Context: an optimization exercise on an open-source flow, tuned for small area, a short achievable clock period and few clock cycles per item. The choices shown serve that exercise and are no tape-out recipe. Function was checked by simulation only, so behaviour that the tests miss may differ from the original.

[design/flow/design.v]
`timescale 1ns / 1ps
  module dsp_mult#(parameter SIZE_OF_SIGNAL = 50, SIZE_OF_CONST = 36)(
    input  logic                           clk_i,
    input  logic                           rst_i,
    input  logic  [SIZE_OF_SIGNAL - 1 : 0] stage_i,
    input  logic  [SIZE_OF_CONST -  1 : 0] w_i,
    input  logic                           data_valid_i,
    output logic                           data_valid_o,
    output signed [SIZE_OF_SIGNAL - 1:0]   butterfly_stage_o
  );
  logic        [SIZE_OF_SIGNAL / 2 - 1 : 0] s_input_ff_re;
  logic        [SIZE_OF_CONST / 2 -  1 : 0] w_input_ff_re;
  logic        [SIZE_OF_SIGNAL / 2 - 1 : 0] s_input_ff_im;
  logic        [SIZE_OF_CONST / 2 -  1 : 0] w_input_ff_im;
  logic        [SIZE_OF_SIGNAL / 2 - 1 : 0] s_re_reg1;
  logic        [SIZE_OF_SIGNAL / 2 - 1 : 0] s_re_reg2;
  logic        [SIZE_OF_CONST / 2 -  1 : 0] w_re_reg1;
  logic        [SIZE_OF_CONST / 2 -  1 : 0] w_re_reg2;
  logic        [42:0]                       mult_re;
  logic        [42:0]                       mult_reg_re;
  logic signed [47:0]                       sum_re;
  logic signed [47:0]                       sum_reg_re;
  logic        [SIZE_OF_SIGNAL / 2 - 1 : 0] s_im_reg1;
  logic        [SIZE_OF_CONST / 2 -  1 : 0] w_im_reg1;
  logic        [42:0]                       mult_im;
  logic        [42:0]                       mult_reg_im1;
  logic        [42:0]                       mult_reg_im2;
  logic        [SIZE_OF_CONST / 2 -  1 : 0] w_im_reg2;
  logic        [42:0]                       mult_Ab;
  logic        [42:0]                       mult_aB;
  logic        [42:0]                       reg1_mult_aB;
  logic        [42:0]                       reg2_mult_aB;
  logic        [42:0]                       reg_mult_Ab;
  logic signed [47:0]                       sum_im;
  logic signed [47:0]                       sum_reg_im;
  logic                                     input_valid_ff;
  logic                                     data_valid_stage_1_ff;
  logic                                     data_valid_stage_2_ff;
  logic                                     data_valid_stage_3_ff;
  logic                                     data_valid_stage_4_ff;
  logic                                     output_valid_ff;
  assign s_input_ff_re = stage_i[SIZE_OF_SIGNAL - 1 : SIZE_OF_SIGNAL / 2];
  assign w_input_ff_re = w_i[SIZE_OF_CONST - 1 : SIZE_OF_CONST / 2];
  assign s_input_ff_im = stage_i[SIZE_OF_SIGNAL / 2 - 1 : 0];
  assign w_input_ff_im = w_i[SIZE_OF_CONST / 2 - 1 : 0];
  always_ff @ (posedge clk_i or posedge rst_i)
    if (rst_i)
      input_valid_ff <= '0;
    else
      input_valid_ff <= data_valid_i;
  always_ff @ (posedge clk_i or posedge rst_i)
    if (rst_i) begin
      data_valid_stage_1_ff <= '0;
      data_valid_stage_2_ff <= '0;
      data_valid_stage_3_ff <= '0;
    end
    else begin
      data_valid_stage_1_ff <= input_valid_ff;
      data_valid_stage_2_ff <= data_valid_stage_1_ff;
      data_valid_stage_3_ff <= data_valid_stage_2_ff;
    end
  always_ff @ (posedge clk_i or posedge rst_i)
    if (rst_i)
      output_valid_ff <= '0;
    else
      output_valid_ff <= data_valid_stage_3_ff;
  always_ff @(posedge clk_i) if (data_valid_i) begin
    s_re_reg1 <= s_input_ff_re;
    w_re_reg1 <= w_input_ff_re;
    s_im_reg1 <= s_input_ff_im;
    w_im_reg1 <= w_input_ff_im;
  end
  always_ff @(posedge clk_i) if (data_valid_stage_1_ff) begin
    mult_reg_im1 <= mult_im;
    s_re_reg2 <= s_re_reg1;
    w_re_reg2 <= w_re_reg1;
    w_im_reg2 <= w_im_reg1;
    reg1_mult_aB <= mult_aB;
  end
  always_ff @(posedge clk_i) if (data_valid_stage_2_ff) begin
    mult_reg_im2 <= mult_reg_im1;
    mult_reg_re <= mult_re;
    reg2_mult_aB <= reg1_mult_aB;
    reg_mult_Ab <= mult_Ab;
  end
  assign mult_im = $signed(s_im_reg1) * $signed(w_im_reg1);
  assign mult_Ab = $signed(w_im_reg2) * $signed(s_re_reg2);
  assign mult_aB = $signed(s_im_reg1) * $signed(w_re_reg1);
  assign mult_re = $signed(s_re_reg2) * $signed(w_re_reg2);
  assign sum_re = $signed(mult_reg_re) - $signed(mult_reg_im2);
  assign sum_im = $signed(reg_mult_Ab) + $signed(reg2_mult_aB);
  always_ff @(posedge clk_i) if (data_valid_stage_3_ff) begin
    sum_reg_re <= sum_re;
    sum_reg_im <= sum_im;
  end
  assign butterfly_stage_o = {sum_reg_re[40:16], sum_reg_im[40:16]};
  assign data_valid_o = butterfly_stage_o > 49'b0;
  endmodule
`timescale 1ns / 1ps
  module butterfly_stage #(parameter MAX_NUM_OF_SIGNALS = 3'd7, SIZE_OF_SIGNAL = 50, SIZE_OF_CONST = 36)(
    input  logic                         clk_i,
    input  logic                         rst_i,
    input  logic  [SIZE_OF_SIGNAL - 1:0] signal,
    input  logic  [ 2:0]                 num_of_signal,
    input  logic                         signal_flag,
    output signed [SIZE_OF_SIGNAL - 1:0] final_stage, 
    input  logic  [ 2:0]                 final_num
  );
  logic        [SIZE_OF_SIGNAL - 1:0] signal_reg      [MAX_NUM_OF_SIGNALS    :0];
  logic signed [SIZE_OF_SIGNAL - 1:0] final_stage_reg [MAX_NUM_OF_SIGNALS    :0];
  logic        [SIZE_OF_CONST  - 1:0] w               [3:0];
  logic signed [SIZE_OF_SIGNAL - 1:0] stage_reg       [MAX_NUM_OF_SIGNALS    :0];
  logic signed [SIZE_OF_SIGNAL - 1:0] stage1mutl      [MAX_NUM_OF_SIGNALS - 4:0];
  logic signed [SIZE_OF_SIGNAL - 1:0] stage1          [MAX_NUM_OF_SIGNALS    :0];
  logic signed [SIZE_OF_SIGNAL - 1:0] stage2          [MAX_NUM_OF_SIGNALS    :0];
  logic signed [SIZE_OF_SIGNAL - 1:0] stage2mutl      [MAX_NUM_OF_SIGNALS - 4:0];
  logic signed [SIZE_OF_SIGNAL - 1:0] stage2_reg      [MAX_NUM_OF_SIGNALS    :0];
  logic signed [SIZE_OF_SIGNAL - 1:0] stage3          [MAX_NUM_OF_SIGNALS    :0];
  logic signed [SIZE_OF_SIGNAL - 1:0] stage3mutl      [MAX_NUM_OF_SIGNALS - 4:0];
  logic signed [SIZE_OF_SIGNAL - 1:0] stage3_reg      [MAX_NUM_OF_SIGNALS    :0];
  logic       valid_reg_i [11:0];
  logic       valid_reg_o [11:0];
  always_ff @(posedge clk_i) begin
    if (signal_flag == 0) 
      signal_reg[num_of_signal][SIZE_OF_SIGNAL - 1:0] <= signal;
    else if (signal_flag) 
      signal_reg[MAX_NUM_OF_SIGNALS][SIZE_OF_SIGNAL - 1:0] <= signal;
  end
  assign w[0] = { 18'sd65536,  18'sd0     };
  assign w[1] = { 18'sd46341, -18'sd46341 };
  assign w[2] = { 18'sd0,     -18'sd65536 };
  assign w[3] = {-18'sd46341, -18'sd46341 };
  assign stage_reg[0] = { $signed(signal_reg[0][SIZE_OF_SIGNAL - 1 : SIZE_OF_SIGNAL / 2]) + $signed(signal_reg[4][SIZE_OF_SIGNAL - 1 : SIZE_OF_SIGNAL / 2]), $signed(signal_reg[0][SIZE_OF_SIGNAL / 2 - 1:0]) + $signed(signal_reg[4][SIZE_OF_SIGNAL / 2 - 1:0]) };
  assign stage_reg[1] = { $signed(signal_reg[1][SIZE_OF_SIGNAL - 1 : SIZE_OF_SIGNAL / 2]) + $signed(signal_reg[5][SIZE_OF_SIGNAL - 1 : SIZE_OF_SIGNAL / 2]), $signed(signal_reg[1][SIZE_OF_SIGNAL / 2 - 1:0]) + $signed(signal_reg[5][SIZE_OF_SIGNAL / 2 - 1:0]) };
  assign stage_reg[2] = { $signed(signal_reg[2][SIZE_OF_SIGNAL - 1 : SIZE_OF_SIGNAL / 2]) + $signed(signal_reg[6][SIZE_OF_SIGNAL - 1 : SIZE_OF_SIGNAL / 2]), $signed(signal_reg[2][SIZE_OF_SIGNAL / 2 - 1:0]) + $signed(signal_reg[6][SIZE_OF_SIGNAL / 2 - 1:0]) };
  assign stage_reg[3] = { $signed(signal_reg[3][SIZE_OF_SIGNAL - 1 : SIZE_OF_SIGNAL / 2]) + $signed(signal_reg[7][SIZE_OF_SIGNAL - 1 : SIZE_OF_SIGNAL / 2]), $signed(signal_reg[3][SIZE_OF_SIGNAL / 2 - 1:0]) + $signed(signal_reg[7][SIZE_OF_SIGNAL / 2 - 1:0]) };
  assign stage_reg[4] = { $signed(signal_reg[0][SIZE_OF_SIGNAL - 1 : SIZE_OF_SIGNAL / 2]) - $signed(signal_reg[4][SIZE_OF_SIGNAL - 1 : SIZE_OF_SIGNAL / 2]), $signed(signal_reg[0][SIZE_OF_SIGNAL / 2 - 1:0]) - $signed(signal_reg[4][SIZE_OF_SIGNAL / 2 - 1:0]) }; 
  assign stage_reg[5] = { $signed(signal_reg[1][SIZE_OF_SIGNAL - 1 : SIZE_OF_SIGNAL / 2]) - $signed(signal_reg[5][SIZE_OF_SIGNAL - 1 : SIZE_OF_SIGNAL / 2]), $signed(signal_reg[1][SIZE_OF_SIGNAL / 2 - 1:0]) - $signed(signal_reg[5][SIZE_OF_SIGNAL / 2 - 1:0]) };
  assign stage_reg[6] = { $signed(signal_reg[2][SIZE_OF_SIGNAL - 1 : SIZE_OF_SIGNAL / 2]) - $signed(signal_reg[6][SIZE_OF_SIGNAL - 1 : SIZE_OF_SIGNAL / 2]), $signed(signal_reg[2][SIZE_OF_SIGNAL / 2 - 1:0]) - $signed(signal_reg[6][SIZE_OF_SIGNAL / 2 - 1:0]) };
  assign stage_reg[7] = { $signed(signal_reg[3][SIZE_OF_SIGNAL - 1 : SIZE_OF_SIGNAL / 2]) - $signed(signal_reg[7][SIZE_OF_SIGNAL - 1 : SIZE_OF_SIGNAL / 2]), $signed(signal_reg[3][SIZE_OF_SIGNAL / 2 - 1:0]) - $signed(signal_reg[7][SIZE_OF_SIGNAL / 2 - 1:0]) };
  assign stage1[0] = stage_reg[0];
  assign stage1[1] = stage_reg[1];
  assign stage1[2] = stage_reg[2];
  assign stage1[3] = stage_reg[3];
  assign valid_reg_i [0] = '1;
  assign valid_reg_i [1] = '1;
  assign valid_reg_i [2] = '1;
  assign valid_reg_i [3] = '1;
  dsp_mult #() 
  dsp_mult_inst1(
    .clk_i(clk_i),
    .rst_i(rst_i),
    .stage_i(stage_reg[4]),
    .w_i(w[0]),
    .data_valid_i(valid_reg_i[0]),
    .data_valid_o(valid_reg_o[0]),
    .butterfly_stage_o(stage1[4])
  );
  dsp_mult dsp_mult_inst2(
    .clk_i(clk_i),
    .rst_i(rst_i),
    .stage_i(stage_reg[5]),
    .w_i(w[1]),
    .data_valid_i(valid_reg_i[1]),
    .data_valid_o(valid_reg_o[1]),
    .butterfly_stage_o(stage1[5])
  );
  dsp_mult dsp_mult_inst3(
    .clk_i(clk_i),
    .rst_i(rst_i),
    .stage_i(stage_reg[6]),
    .w_i(w[2]),
    .data_valid_i(valid_reg_i[2]),
    .data_valid_o(valid_reg_o[2]),
    .butterfly_stage_o(stage1[6])
  );
  dsp_mult dsp_mult_inst4(
    .clk_i(clk_i),
    .rst_i(rst_i),
    .stage_i(stage_reg[7]),
    .w_i(w[3]),
    .data_valid_i(valid_reg_i[3]),
    .data_valid_o(valid_reg_o[3]),
    .butterfly_stage_o(stage1[7])
  );
  assign stage2_reg[0] = { $signed(stage1[0][SIZE_OF_SIGNAL - 1 : SIZE_OF_SIGNAL / 2]) + $signed(stage1[2][SIZE_OF_SIGNAL - 1 : SIZE_OF_SIGNAL / 2]), $signed(stage1[0][SIZE_OF_SIGNAL / 2 - 1:0]) + $signed(stage1[2][SIZE_OF_SIGNAL / 2 - 1:0]) };
  assign stage2_reg[1] = { $signed(stage1[1][SIZE_OF_SIGNAL - 1 : SIZE_OF_SIGNAL / 2]) + $signed(stage1[3][SIZE_OF_SIGNAL - 1 : SIZE_OF_SIGNAL / 2]), $signed(stage1[1][SIZE_OF_SIGNAL / 2 - 1:0]) + $signed(stage1[3][SIZE_OF_SIGNAL / 2 - 1:0]) };
  assign stage2_reg[2] = { $signed(stage1[0][SIZE_OF_SIGNAL - 1 : SIZE_OF_SIGNAL / 2]) - $signed(stage1[2][SIZE_OF_SIGNAL - 1 : SIZE_OF_SIGNAL / 2]), $signed(stage1[0][SIZE_OF_SIGNAL / 2 - 1:0]) - $signed(stage1[2][SIZE_OF_SIGNAL / 2 - 1:0]) };
  assign stage2_reg[3] = { $signed(stage1[1][SIZE_OF_SIGNAL - 1 : SIZE_OF_SIGNAL / 2]) - $signed(stage1[3][SIZE_OF_SIGNAL - 1 : SIZE_OF_SIGNAL / 2]), $signed(stage1[1][SIZE_OF_SIGNAL / 2 - 1:0]) - $signed(stage1[3][SIZE_OF_SIGNAL / 2 - 1:0]) };
  assign stage2_reg[4] = { $signed(stage1[4][SIZE_OF_SIGNAL - 1 : SIZE_OF_SIGNAL / 2]) + $signed(stage1[6][SIZE_OF_SIGNAL - 1 : SIZE_OF_SIGNAL / 2]), $signed(stage1[4][SIZE_OF_SIGNAL / 2 - 1:0]) + $signed(stage1[6][SIZE_OF_SIGNAL / 2 - 1:0]) }; 
  assign stage2_reg[5] = { $signed(stage1[5][SIZE_OF_SIGNAL - 1 : SIZE_OF_SIGNAL / 2]) + $signed(stage1[7][SIZE_OF_SIGNAL - 1 : SIZE_OF_SIGNAL / 2]), $signed(stage1[5][SIZE_OF_SIGNAL / 2 - 1:0]) + $signed(stage1[7][SIZE_OF_SIGNAL / 2 - 1:0]) };
  assign stage2_reg[6] = { $signed(stage1[4][SIZE_OF_SIGNAL - 1 : SIZE_OF_SIGNAL / 2]) - $signed(stage1[6][SIZE_OF_SIGNAL - 1 : SIZE_OF_SIGNAL / 2]), $signed(stage1[4][SIZE_OF_SIGNAL / 2 - 1:0]) - $signed(stage1[6][SIZE_OF_SIGNAL / 2 - 1:0]) };
  assign stage2_reg[7] = { $signed(stage1[5][SIZE_OF_SIGNAL - 1 : SIZE_OF_SIGNAL / 2]) - $signed(stage1[7][SIZE_OF_SIGNAL - 1 : SIZE_OF_SIGNAL / 2]), $signed(stage1[5][SIZE_OF_SIGNAL / 2 - 1:0]) - $signed(stage1[7][SIZE_OF_SIGNAL / 2 - 1:0]) };
  assign stage2[0] = stage2_reg[0];
  assign stage2[1] = stage2_reg[1];
  assign stage2[4] = stage2_reg[4];
  assign stage2[5] = stage2_reg[5];
  assign valid_reg_i [4] = '1;
  assign valid_reg_i [5] = '1;
  assign valid_reg_i [6] = '1;
  assign valid_reg_i [7] = '1;
  dsp_mult dsp_mult_inst5(
    .clk_i(clk_i),
    .rst_i(rst_i),
    .stage_i(stage2_reg[2]),
    .w_i(w[0]),
    .data_valid_i(valid_reg_i[4]),
    .data_valid_o(valid_reg_o[4]),
    .butterfly_stage_o(stage2[2])
  );
  dsp_mult dsp_mult_inst6(
    .clk_i(clk_i),
    .rst_i(rst_i),
    .stage_i(stage2_reg[3]),
    .w_i(w[2]),
    .data_valid_i(valid_reg_i[5]),
    .data_valid_o(valid_reg_o[5]),
    .butterfly_stage_o(stage2[3])
  );
  dsp_mult dsp_mult_inst7(
    .clk_i(clk_i),
    .rst_i(rst_i),
    .stage_i(stage2_reg[6]),
    .w_i(w[0]),
    .data_valid_i(valid_reg_i[6]),
    .data_valid_o(valid_reg_o[6]),
    .butterfly_stage_o(stage2[6])
  );
  dsp_mult dsp_mult_inst8(
    .clk_i(clk_i),
    .rst_i(rst_i),
    .stage_i(stage2_reg[7]),
    .w_i(w[2]),
    .data_valid_i(valid_reg_i[7]),
    .data_valid_o(valid_reg_o[7]),
    .butterfly_stage_o(stage2[7])
  );
  assign stage3_reg[0] = { $signed(stage2[0][SIZE_OF_SIGNAL - 1 : SIZE_OF_SIGNAL / 2]) + $signed(stage2[1][SIZE_OF_SIGNAL - 1 : SIZE_OF_SIGNAL / 2]), $signed(stage2[0][SIZE_OF_SIGNAL / 2 - 1:0]) + $signed(stage2[1][SIZE_OF_SIGNAL / 2 - 1:0]) };
  assign stage3_reg[1] = { $signed(stage2[0][SIZE_OF_SIGNAL - 1 : SIZE_OF_SIGNAL / 2]) - $signed(stage2[1][SIZE_OF_SIGNAL - 1 : SIZE_OF_SIGNAL / 2]), $signed(stage2[0][SIZE_OF_SIGNAL / 2 - 1:0]) - $signed(stage2[1][SIZE_OF_SIGNAL / 2 - 1:0]) };
  assign stage3_reg[2] = { $signed(stage2[2][SIZE_OF_SIGNAL - 1 : SIZE_OF_SIGNAL / 2]) + $signed(stage2[3][SIZE_OF_SIGNAL - 1 : SIZE_OF_SIGNAL / 2]), $signed(stage2[2][SIZE_OF_SIGNAL / 2 - 1:0]) + $signed(stage2[3][SIZE_OF_SIGNAL / 2 - 1:0]) };
  assign stage3_reg[3] = { $signed(stage2[2][SIZE_OF_SIGNAL - 1 : SIZE_OF_SIGNAL / 2]) - $signed(stage2[3][SIZE_OF_SIGNAL - 1 : SIZE_OF_SIGNAL / 2]), $signed(stage2[2][SIZE_OF_SIGNAL / 2 - 1:0]) - $signed(stage2[3][SIZE_OF_SIGNAL / 2 - 1:0]) };
  assign stage3_reg[4] = { $signed(stage2[4][SIZE_OF_SIGNAL - 1 : SIZE_OF_SIGNAL / 2]) + $signed(stage2[5][SIZE_OF_SIGNAL - 1 : SIZE_OF_SIGNAL / 2]), $signed(stage2[4][SIZE_OF_SIGNAL / 2 - 1:0]) + $signed(stage2[5][SIZE_OF_SIGNAL / 2 - 1:0]) }; 
  assign stage3_reg[5] = { $signed(stage2[4][SIZE_OF_SIGNAL - 1 : SIZE_OF_SIGNAL / 2]) - $signed(stage2[5][SIZE_OF_SIGNAL - 1 : SIZE_OF_SIGNAL / 2]), $signed(stage2[4][SIZE_OF_SIGNAL / 2 - 1:0]) - $signed(stage2[5][SIZE_OF_SIGNAL / 2 - 1:0]) };
  assign stage3_reg[6] = { $signed(stage2[6][SIZE_OF_SIGNAL - 1 : SIZE_OF_SIGNAL / 2]) + $signed(stage2[7][SIZE_OF_SIGNAL - 1 : SIZE_OF_SIGNAL / 2]), $signed(stage2[6][SIZE_OF_SIGNAL / 2 - 1:0]) + $signed(stage2[7][SIZE_OF_SIGNAL / 2 - 1:0]) };
  assign stage3_reg[7] = { $signed(stage2[6][SIZE_OF_SIGNAL - 1 : SIZE_OF_SIGNAL / 2]) - $signed(stage2[7][SIZE_OF_SIGNAL - 1 : SIZE_OF_SIGNAL / 2]), $signed(stage2[6][SIZE_OF_SIGNAL / 2 - 1:0]) - $signed(stage2[7][SIZE_OF_SIGNAL / 2 - 1:0]) };
  assign final_stage_reg[0] = stage3_reg[0];
  assign final_stage_reg[2] = stage3_reg[2];
  assign final_stage_reg[4] = stage3_reg[4];
  assign final_stage_reg[6] = stage3_reg[6];
  assign valid_reg_i [8] = '1;
  assign valid_reg_i [9] = '1;
  assign valid_reg_i [10] = '1;
  assign valid_reg_i [11] = '1;
  dsp_mult dsp_mult_inst9(
    .clk_i(clk_i),
    .rst_i(rst_i),
    .stage_i(stage3_reg[1]),
    .w_i(w[0]),
    .data_valid_i(valid_reg_i[8]),
    .data_valid_o(valid_reg_o[8]),
    .butterfly_stage_o(final_stage_reg[1])
  );
  dsp_mult dsp_mult_inst10(
    .clk_i(clk_i),
    .rst_i(rst_i),
    .stage_i(stage3_reg[3]),
    .w_i(w[0]),
    .data_valid_i(valid_reg_i[9]),
    .data_valid_o(valid_reg_o[9]),
    .butterfly_stage_o(final_stage_reg[3])
  );
  dsp_mult dsp_mult_inst11(
    .clk_i(clk_i),
    .rst_i(rst_i),
    .stage_i(stage3_reg[5]),
    .w_i(w[0]),
    .data_valid_i(valid_reg_i[10]),
    .data_valid_o(valid_reg_o[10]),
    .butterfly_stage_o(final_stage_reg[5])
  );
  dsp_mult dsp_mult_inst12(
    .clk_i(clk_i),
    .rst_i(rst_i),
    .stage_i(stage3_reg[7]),
    .w_i(w[0]),
    .data_valid_i(valid_reg_i[11]),
    .data_valid_o(valid_reg_o[11]),
    .butterfly_stage_o(final_stage_reg[7])
  );
  assign final_stage = final_stage_reg[final_num];
  endmodule
`timescale 1ns / 1ps
  module FFT_wrapper #(parameter MAX_NUM_OF_SIGNALS = 8, SIZE_OF_SIGNAL = 50)(
    input  logic                                 clk_i,
    input  logic                                 reset_i,
    input  logic                                 ss_tvalid,
    input  logic                                 ss_tlast,
    output logic                                 ss_tready,
    output  logic                                ms_tvalid,
    output  logic                                ms_tlast,
    input  logic  [SIZE_OF_SIGNAL - 1:0]         signal_i,
    output signed [SIZE_OF_SIGNAL - 1:0]         signal_o,
    output logic  [MAX_NUM_OF_SIGNALS / 2 - 2:0] final_num_top
  );
  localparam WAIT_CYCLES = 12;
  localparam logic [1:0] S_LOAD = 2'd0,
                         S_WAIT = 2'd1,
                         S_OUT  = 2'd2;
  logic [1:0]                          state;
  logic [3:0]                          wait_cnt;
  logic [MAX_NUM_OF_SIGNALS / 2 - 2:0] num_of_signal_top;
  logic                                signal_flag_top;
  logic                                handshake;
  assign handshake       = ss_tvalid & ss_tready;
  assign ss_tready       = ( state == S_LOAD );
  assign signal_flag_top = ( state != S_LOAD );
  assign ms_tvalid       = ( state == S_OUT );
  assign ms_tlast        = ( state == S_OUT ) && ( final_num_top == MAX_NUM_OF_SIGNALS - 1 );
  always_ff @(posedge clk_i) begin
    if (reset_i) begin 
      state             <= S_LOAD;
      num_of_signal_top <= '0;
      wait_cnt          <= '0;
      final_num_top     <= '0;
    end
    else begin
      case (state)
        S_LOAD: if (handshake) begin
          num_of_signal_top <= num_of_signal_top + 1'd1;
          if (num_of_signal_top == MAX_NUM_OF_SIGNALS - 1) begin
            state    <= S_WAIT;
            wait_cnt <= '0;
          end
        end
        S_WAIT: begin
          wait_cnt <= wait_cnt + 1'd1;
          if (wait_cnt == WAIT_CYCLES - 1) begin
            state         <= S_OUT;
            final_num_top <= '0;
          end
        end
        S_OUT: begin
          final_num_top <= final_num_top + 1'd1;
          if (final_num_top == MAX_NUM_OF_SIGNALS - 1)
            state <= S_LOAD;
        end
        default: state <= S_LOAD;
      endcase
    end
  end
  butterfly_stage #(MAX_NUM_OF_SIGNALS, SIZE_OF_SIGNAL) 
  butterfly_stage_inst(
    .clk_i(clk_i),
    .rst_i(reset_i),
    .signal(signal_i),
    .signal_flag(signal_flag_top),
    .num_of_signal(num_of_signal_top),
    .final_stage(signal_o),
    .final_num(final_num_top)
  );
endmodule
[design/flow/run.sh]
#!/bin/bash
# synth_recipe.tcl (not shown) runs the flow's synth.tcl, then flattens the netlist and writes it again
# the make line also repeats each setting of config.mk as NAME=value (left out here)
make -C /OpenROAD-flow-scripts/flow DESIGN_CONFIG=/design/flow/config.mk WORK_HOME=/design/flow/orfs CLKGATE_MAP_FILE= SYNTH_SCRIPT=/design/flow/synth_recipe.tcl finish
[design/flow/constraint.sdc]
create_clock -name core_clock -period 10.0 [get_ports {clk_i}]
set_input_delay 2.0000 -clock core_clock [delete_from_list [all_inputs] [get_ports {clk_i}]]
set_output_delay 2.0000 -clock core_clock [all_outputs]
set_load 0.01 [all_outputs]
[design/flow/config.mk]
export PLATFORM = sky130hd
export DESIGN_NAME = FFT_wrapper
export DESIGN_NICKNAME = FFT_wrapper
export VERILOG_FILES = /design/flow/design.v
export SDC_FILE = /design/flow/constraint.sdc
export NUM_CORES = 4
export LEC_CHECK = 0
export CAP_MARGIN = 20
export CORE_MARGIN = 2
export CORE_UTILIZATION = 40
export SLEW_MARGIN = 20
==> summary.md <==
| Metric | Value |
|---|---|
| Worst-margin pin slew | `between 1 and 1.5 ns` |
| Placed cell count | `between 20000 and 25000` |
| First-pass GRT wire length | `roughly 810000 um` |
| Vias in the first global route | `124930` |
| Busiest grt layer | `met2` |
| Max-slew violation count | `0` |
| CP startpoint | `butterfly_stage_inst.signal_reg[5][25]` |
| CP most frequent cell | `a21oi_1` |
| Max FFs per register | `400` |
| Main synth FF type | `edfxtp_1` |
| RSZ-0062 raised after global routing | `true` |
| # DRC | `0` |
| Worst setup SP type | `flop` |
| CTS max path bufs | `4` |
| TritonRoute pass-1 iters | `6` |
| Met2 WL | `between 200000 and 250000 um` |
| Row count | `258` |
| M3 GR Usage | `3.57%` |
| Final worst slack | `slightly above 0.3 ns` |
| Clock Skew | `around 0.1 ns` |
| Cells on worst reg2reg path | `24` |
| Max-Cap Viols | `0` |
| Total GRT Usage | `a little over a fifth` |
| Mapped Nets | `between 20000 and 25000` |
| Placeable core region | `slightly below 500000 um2` |
| WS Path Type | `flop to primary output` |
| Die X-Extent | `between 700 and 800 um` |
| Outcome | `complete, no violations` |
| Nature of the critical path endpoint | `primary output` |
| Initial antenna violation count | `100` |
| Mapped Avg Cell Area | `11.1 um2` |
| CTS root buffer | `clkbuf_16` |
| H-tree levels | `5` |
| Worst hold stages | `0` |
| Num Clock Sinks | `~3000` |
| Clock Latency Late Sink | `0.98 ns` |
| Post-synth ARST share | `less than 1%` |
| R2R setup slack | `~1.8 ns` |
| Post-CTS Hold Buffers | `0` |
| Post-synth cell types | `around 110` |
| Gate Count Post-Synth | `between 15000 and 20000` |
| Via density | `about 5.2` |
| CP Max Fanout | `10` |
| Cell Area, Synth | `198000 um2` |
| DRT met1 WL | `~250000 um` |
| Post-route ant nets | `0` |
| F_max | `0.103 GHz` |
| Largest net degree at the start of global routing | `~160` |
| WP buf/inv | `3` |
| CP arrival | `slightly below 8 ns` |
| Nets@finish | `21439` |
| Yosys reg bits | `approximately 3000` |
| WP data required | `about 8.0 ns` |
| Worst slew margin | `23.9%` |
| Post-CTS sizing | `47` |
| Hold Path Sink | `butterfly_stage_inst.dsp_mult_inst2.s_re_reg2[19]` |
| Remaining Overflow, GRT | `0` |
| Tightest Hold Check Type | `flop to flop` |
| DIE HEIGHT | `roughly 700 um` |
| Initial Util | `between 40% and 50%` |
| RR Startpoint | `butterfly_stage_inst.dsp_mult_inst2.s_im_reg1[6]` |
| Top sig layer | `met5` |
| Post-route insts no fill | `between 20000 and 25000` |
| Final min period | `9.69 ns` |
| CP Depth | `28` |
| Post-CTS setup buffer count | `1` |
| Crit path max-delay family | `compound AO/OA/AOI/OAI gates` |
| Pre-CTS setup slack | `~0.75 ns` |
| Synth-to-Final Area Change | `11.1%` |
| CP Capture Point | `signal_o[49]` |
| Iteration-0 DRC Markers | `12392` |
| DP Wirelength | `roughly 460000 um` |
| Clk slew on worst S/H paths | `approximately 0.060 ns` |
| Slowest cell on crit path | `clkdlybuf4s50_1` |
| EDFF count, synth | `around 2400` |
| CTS Buf Count | `around 330` |
| Seq/Total Area, Yosys | `a little over two fifths` |
| Final Cycle Share | `96.9%` |
Testbench counts, summed over its fixed seeds: cycles 7,168, frames 256.
## placed cells by master, fill, tap and decap left out, drive strengths merged, types with 113 or more instances in the layout
cell,instances
nor2,1232
ha,2242
nor2b,195
a21o,247
o21ai,550
or3,122
o21bai,234
fa,1106
nand3,181
inv,3016
xor2,436
buf,160
xnor2,1134
a21oi,1080
clkbuf,435
nand2,543
dfxtp,612
edfxtp,2416
nand2b,167
nor3,358
a31oi,113
## cells in the mapped netlist (122+ instances only)
cell type | instances | area [um2]
inv_1 | 2987 | 11200
edfxtp_1 | 2416 | 72500
ha_1 | 2242 | 28100
nor2_1 | 1232 | 4620
xnor2_1 | 1133 | 9920
fa_1 | 1106 | 22100
a21oi_1 | 1078 | 5400
dfxtp_1 | 612 | 12300
nand2_1 | 543 | 2040
o21ai_0 | 534 | 2670
xor2_1 | 436 | 3820
nor3_1 | 358 | 1790
clkbuf_1 | 327 | 1230
a21o_1 | 247 | 1850
o21bai_1 | 234 | 1760
nor2b_1 | 195 | 1220
nand3_1 | 181 | 906
nand2b_1 | 167 | 1040
or3_1 | 122 | 763
## per-stage QoR
stage	TNS, ns	hold slack, ns	instance area (um2)	utilization (%)
2_1_floorplan	-2062.54	0.331	198000	-
3_3_place_gp	0	0.334	208000	42.1
3_5_place_dp	0	0.336	208000	42.1
4_1_cts	-0.00117	0.336	219000	44.5
5_1_grt	-0.121	0.342	220000	44.6
6_report	0	0.345	220000	44.6
## cells by family (layout without fill, tap and decap cells)
logic type	count (synthesis)	count (layout)	synth area share [%]
DFF	3032	3032	42.8
adders and majority gates	3350	3350	25.3
buffers and inverters	3347	3866	6.35
and+or+nand+nor	3243	3243	7.74
AOI/OAI and AO/OA	3168	3168	10.4
other	1	85	0.00189
muxes	83	83	0.447
xor gates and xnor gates	1573	1573	6.97
## cell type report
type / instances / area (um2)
Fill cell: 45418 / 273000
Multi-Input combinational cell: 11418 / 102000
Sequential cell: 3032 / 84900
Inverter: 2991 / 11200
Clock buffer: 435 / 9350
Tap cell: 6500 / 8130
Timing Repair Buffer: 268 / 2380
Clock inverter: 172 / 2280
Antenna cell: 84 / 210
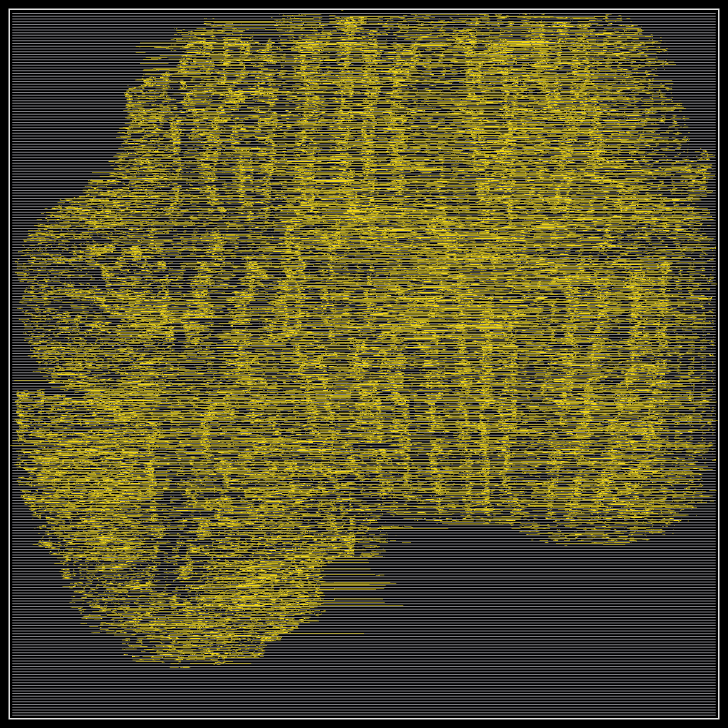
*Signal wires on met1*
(1 px per um) Supply wires on this layer in gray.
nets with wire on the layer = 20137
share of all routed wire = 45%
wire length on this layer = 254 mm
main direction = horizontal
longest straight run = 298 um
routed wire length: 559000 um
via count: 128774
M1 GR Usage: 31.8%

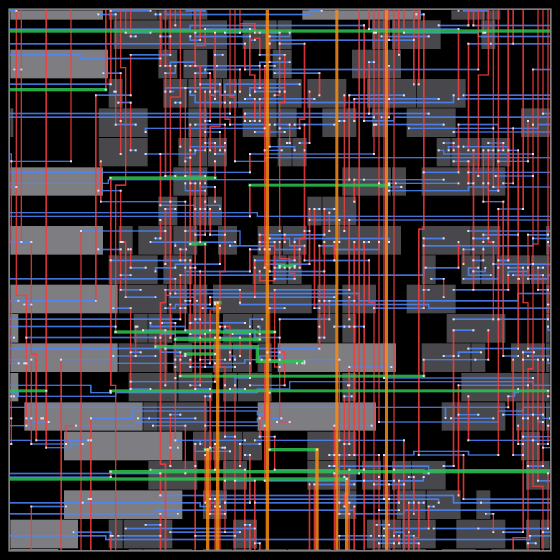
*A small window of the routed layout*
Region (329, 329) to (379, 379) um. Cells in gray, sequential cells in the stronger gray; small squares are vias.
met3 -> green
met2 -> red
met1 -> blue
met4 -> orange
most frequent = ha_1 (24), inv_1 (22), nor2_1 (12)
sequential cells in the window = 11
netlist names of flops here include = butterfly_stage_inst.signal_reg (11)
cells with their middle in the window = 137

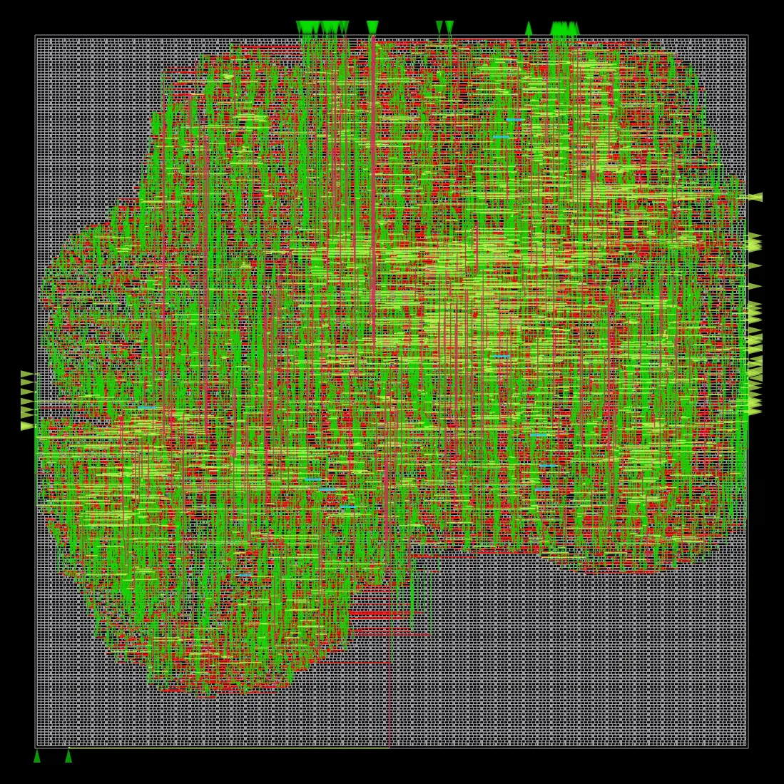
*Signal routing as the flow saved it*
DR WL/cell: 22.4 um
met3 wire len: 43600 um

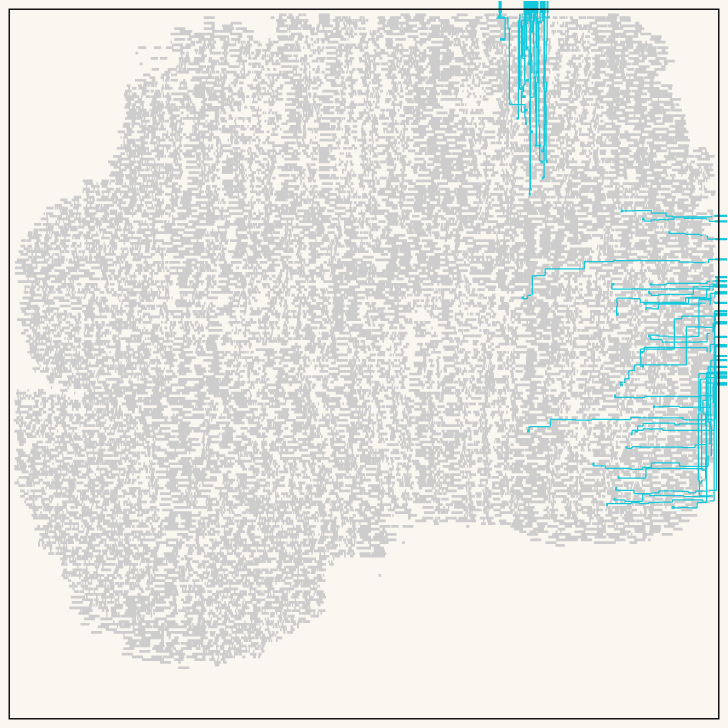
*Wires at chosen ports, followed through buffers*
(1 px per um)
signal_o -> cyan  # bits 50, direction output, end cells 50, buffers 52, wire 6590 um
PortBufs: 108
I/O pin total: 110

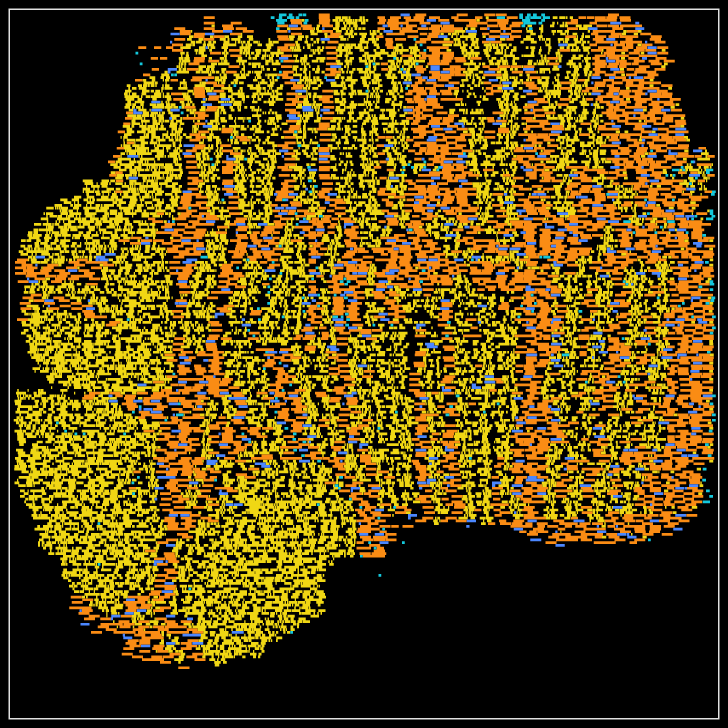
*Placed cells, one color a class*
(1 px per um)
other buffers and delay cells -> cyan  # cells 268, share of their area 1.1%
all other logic -> yellow  # cells 14409, share of their area 53%
clock drivers and dummy loads -> blue  # cells 607, share of their area 5.5%
flip-flops -> orange  # cells 3032, share of their area 40%

[what the ideal ports hide]
The flow's constraints put no driver on any port. The routed layout listed below was extracted and timed again, unchanged, in two steps.
Step 1, drivers: a clkbuf_16 drives clk_i and a buf_2 each remaining input, both assumed.
Step 2 moves the port delays by t, midway between the first and last clock arrival at a register: inputs arrive t later, outputs are due t later. That takes back most of the time a late clock gives input paths.
a / b / c = ideal / step 1 / step 2; a / b = the first two.
shift t [ns]: 1.038
setup WS [ns]: 0.310 / 0.201 / 1.239
worst hold slack (ns): 0.345 / 0.345 / 0.345
worst register clock-pin slew, ns: 0.08 / 0.08
pins driven straight from the clock port: 1
After both steps setup and hold are still met in this run. For this run, drivers alone change the setup slack by -0.109 ns; drivers and shift together by +0.929 ns.
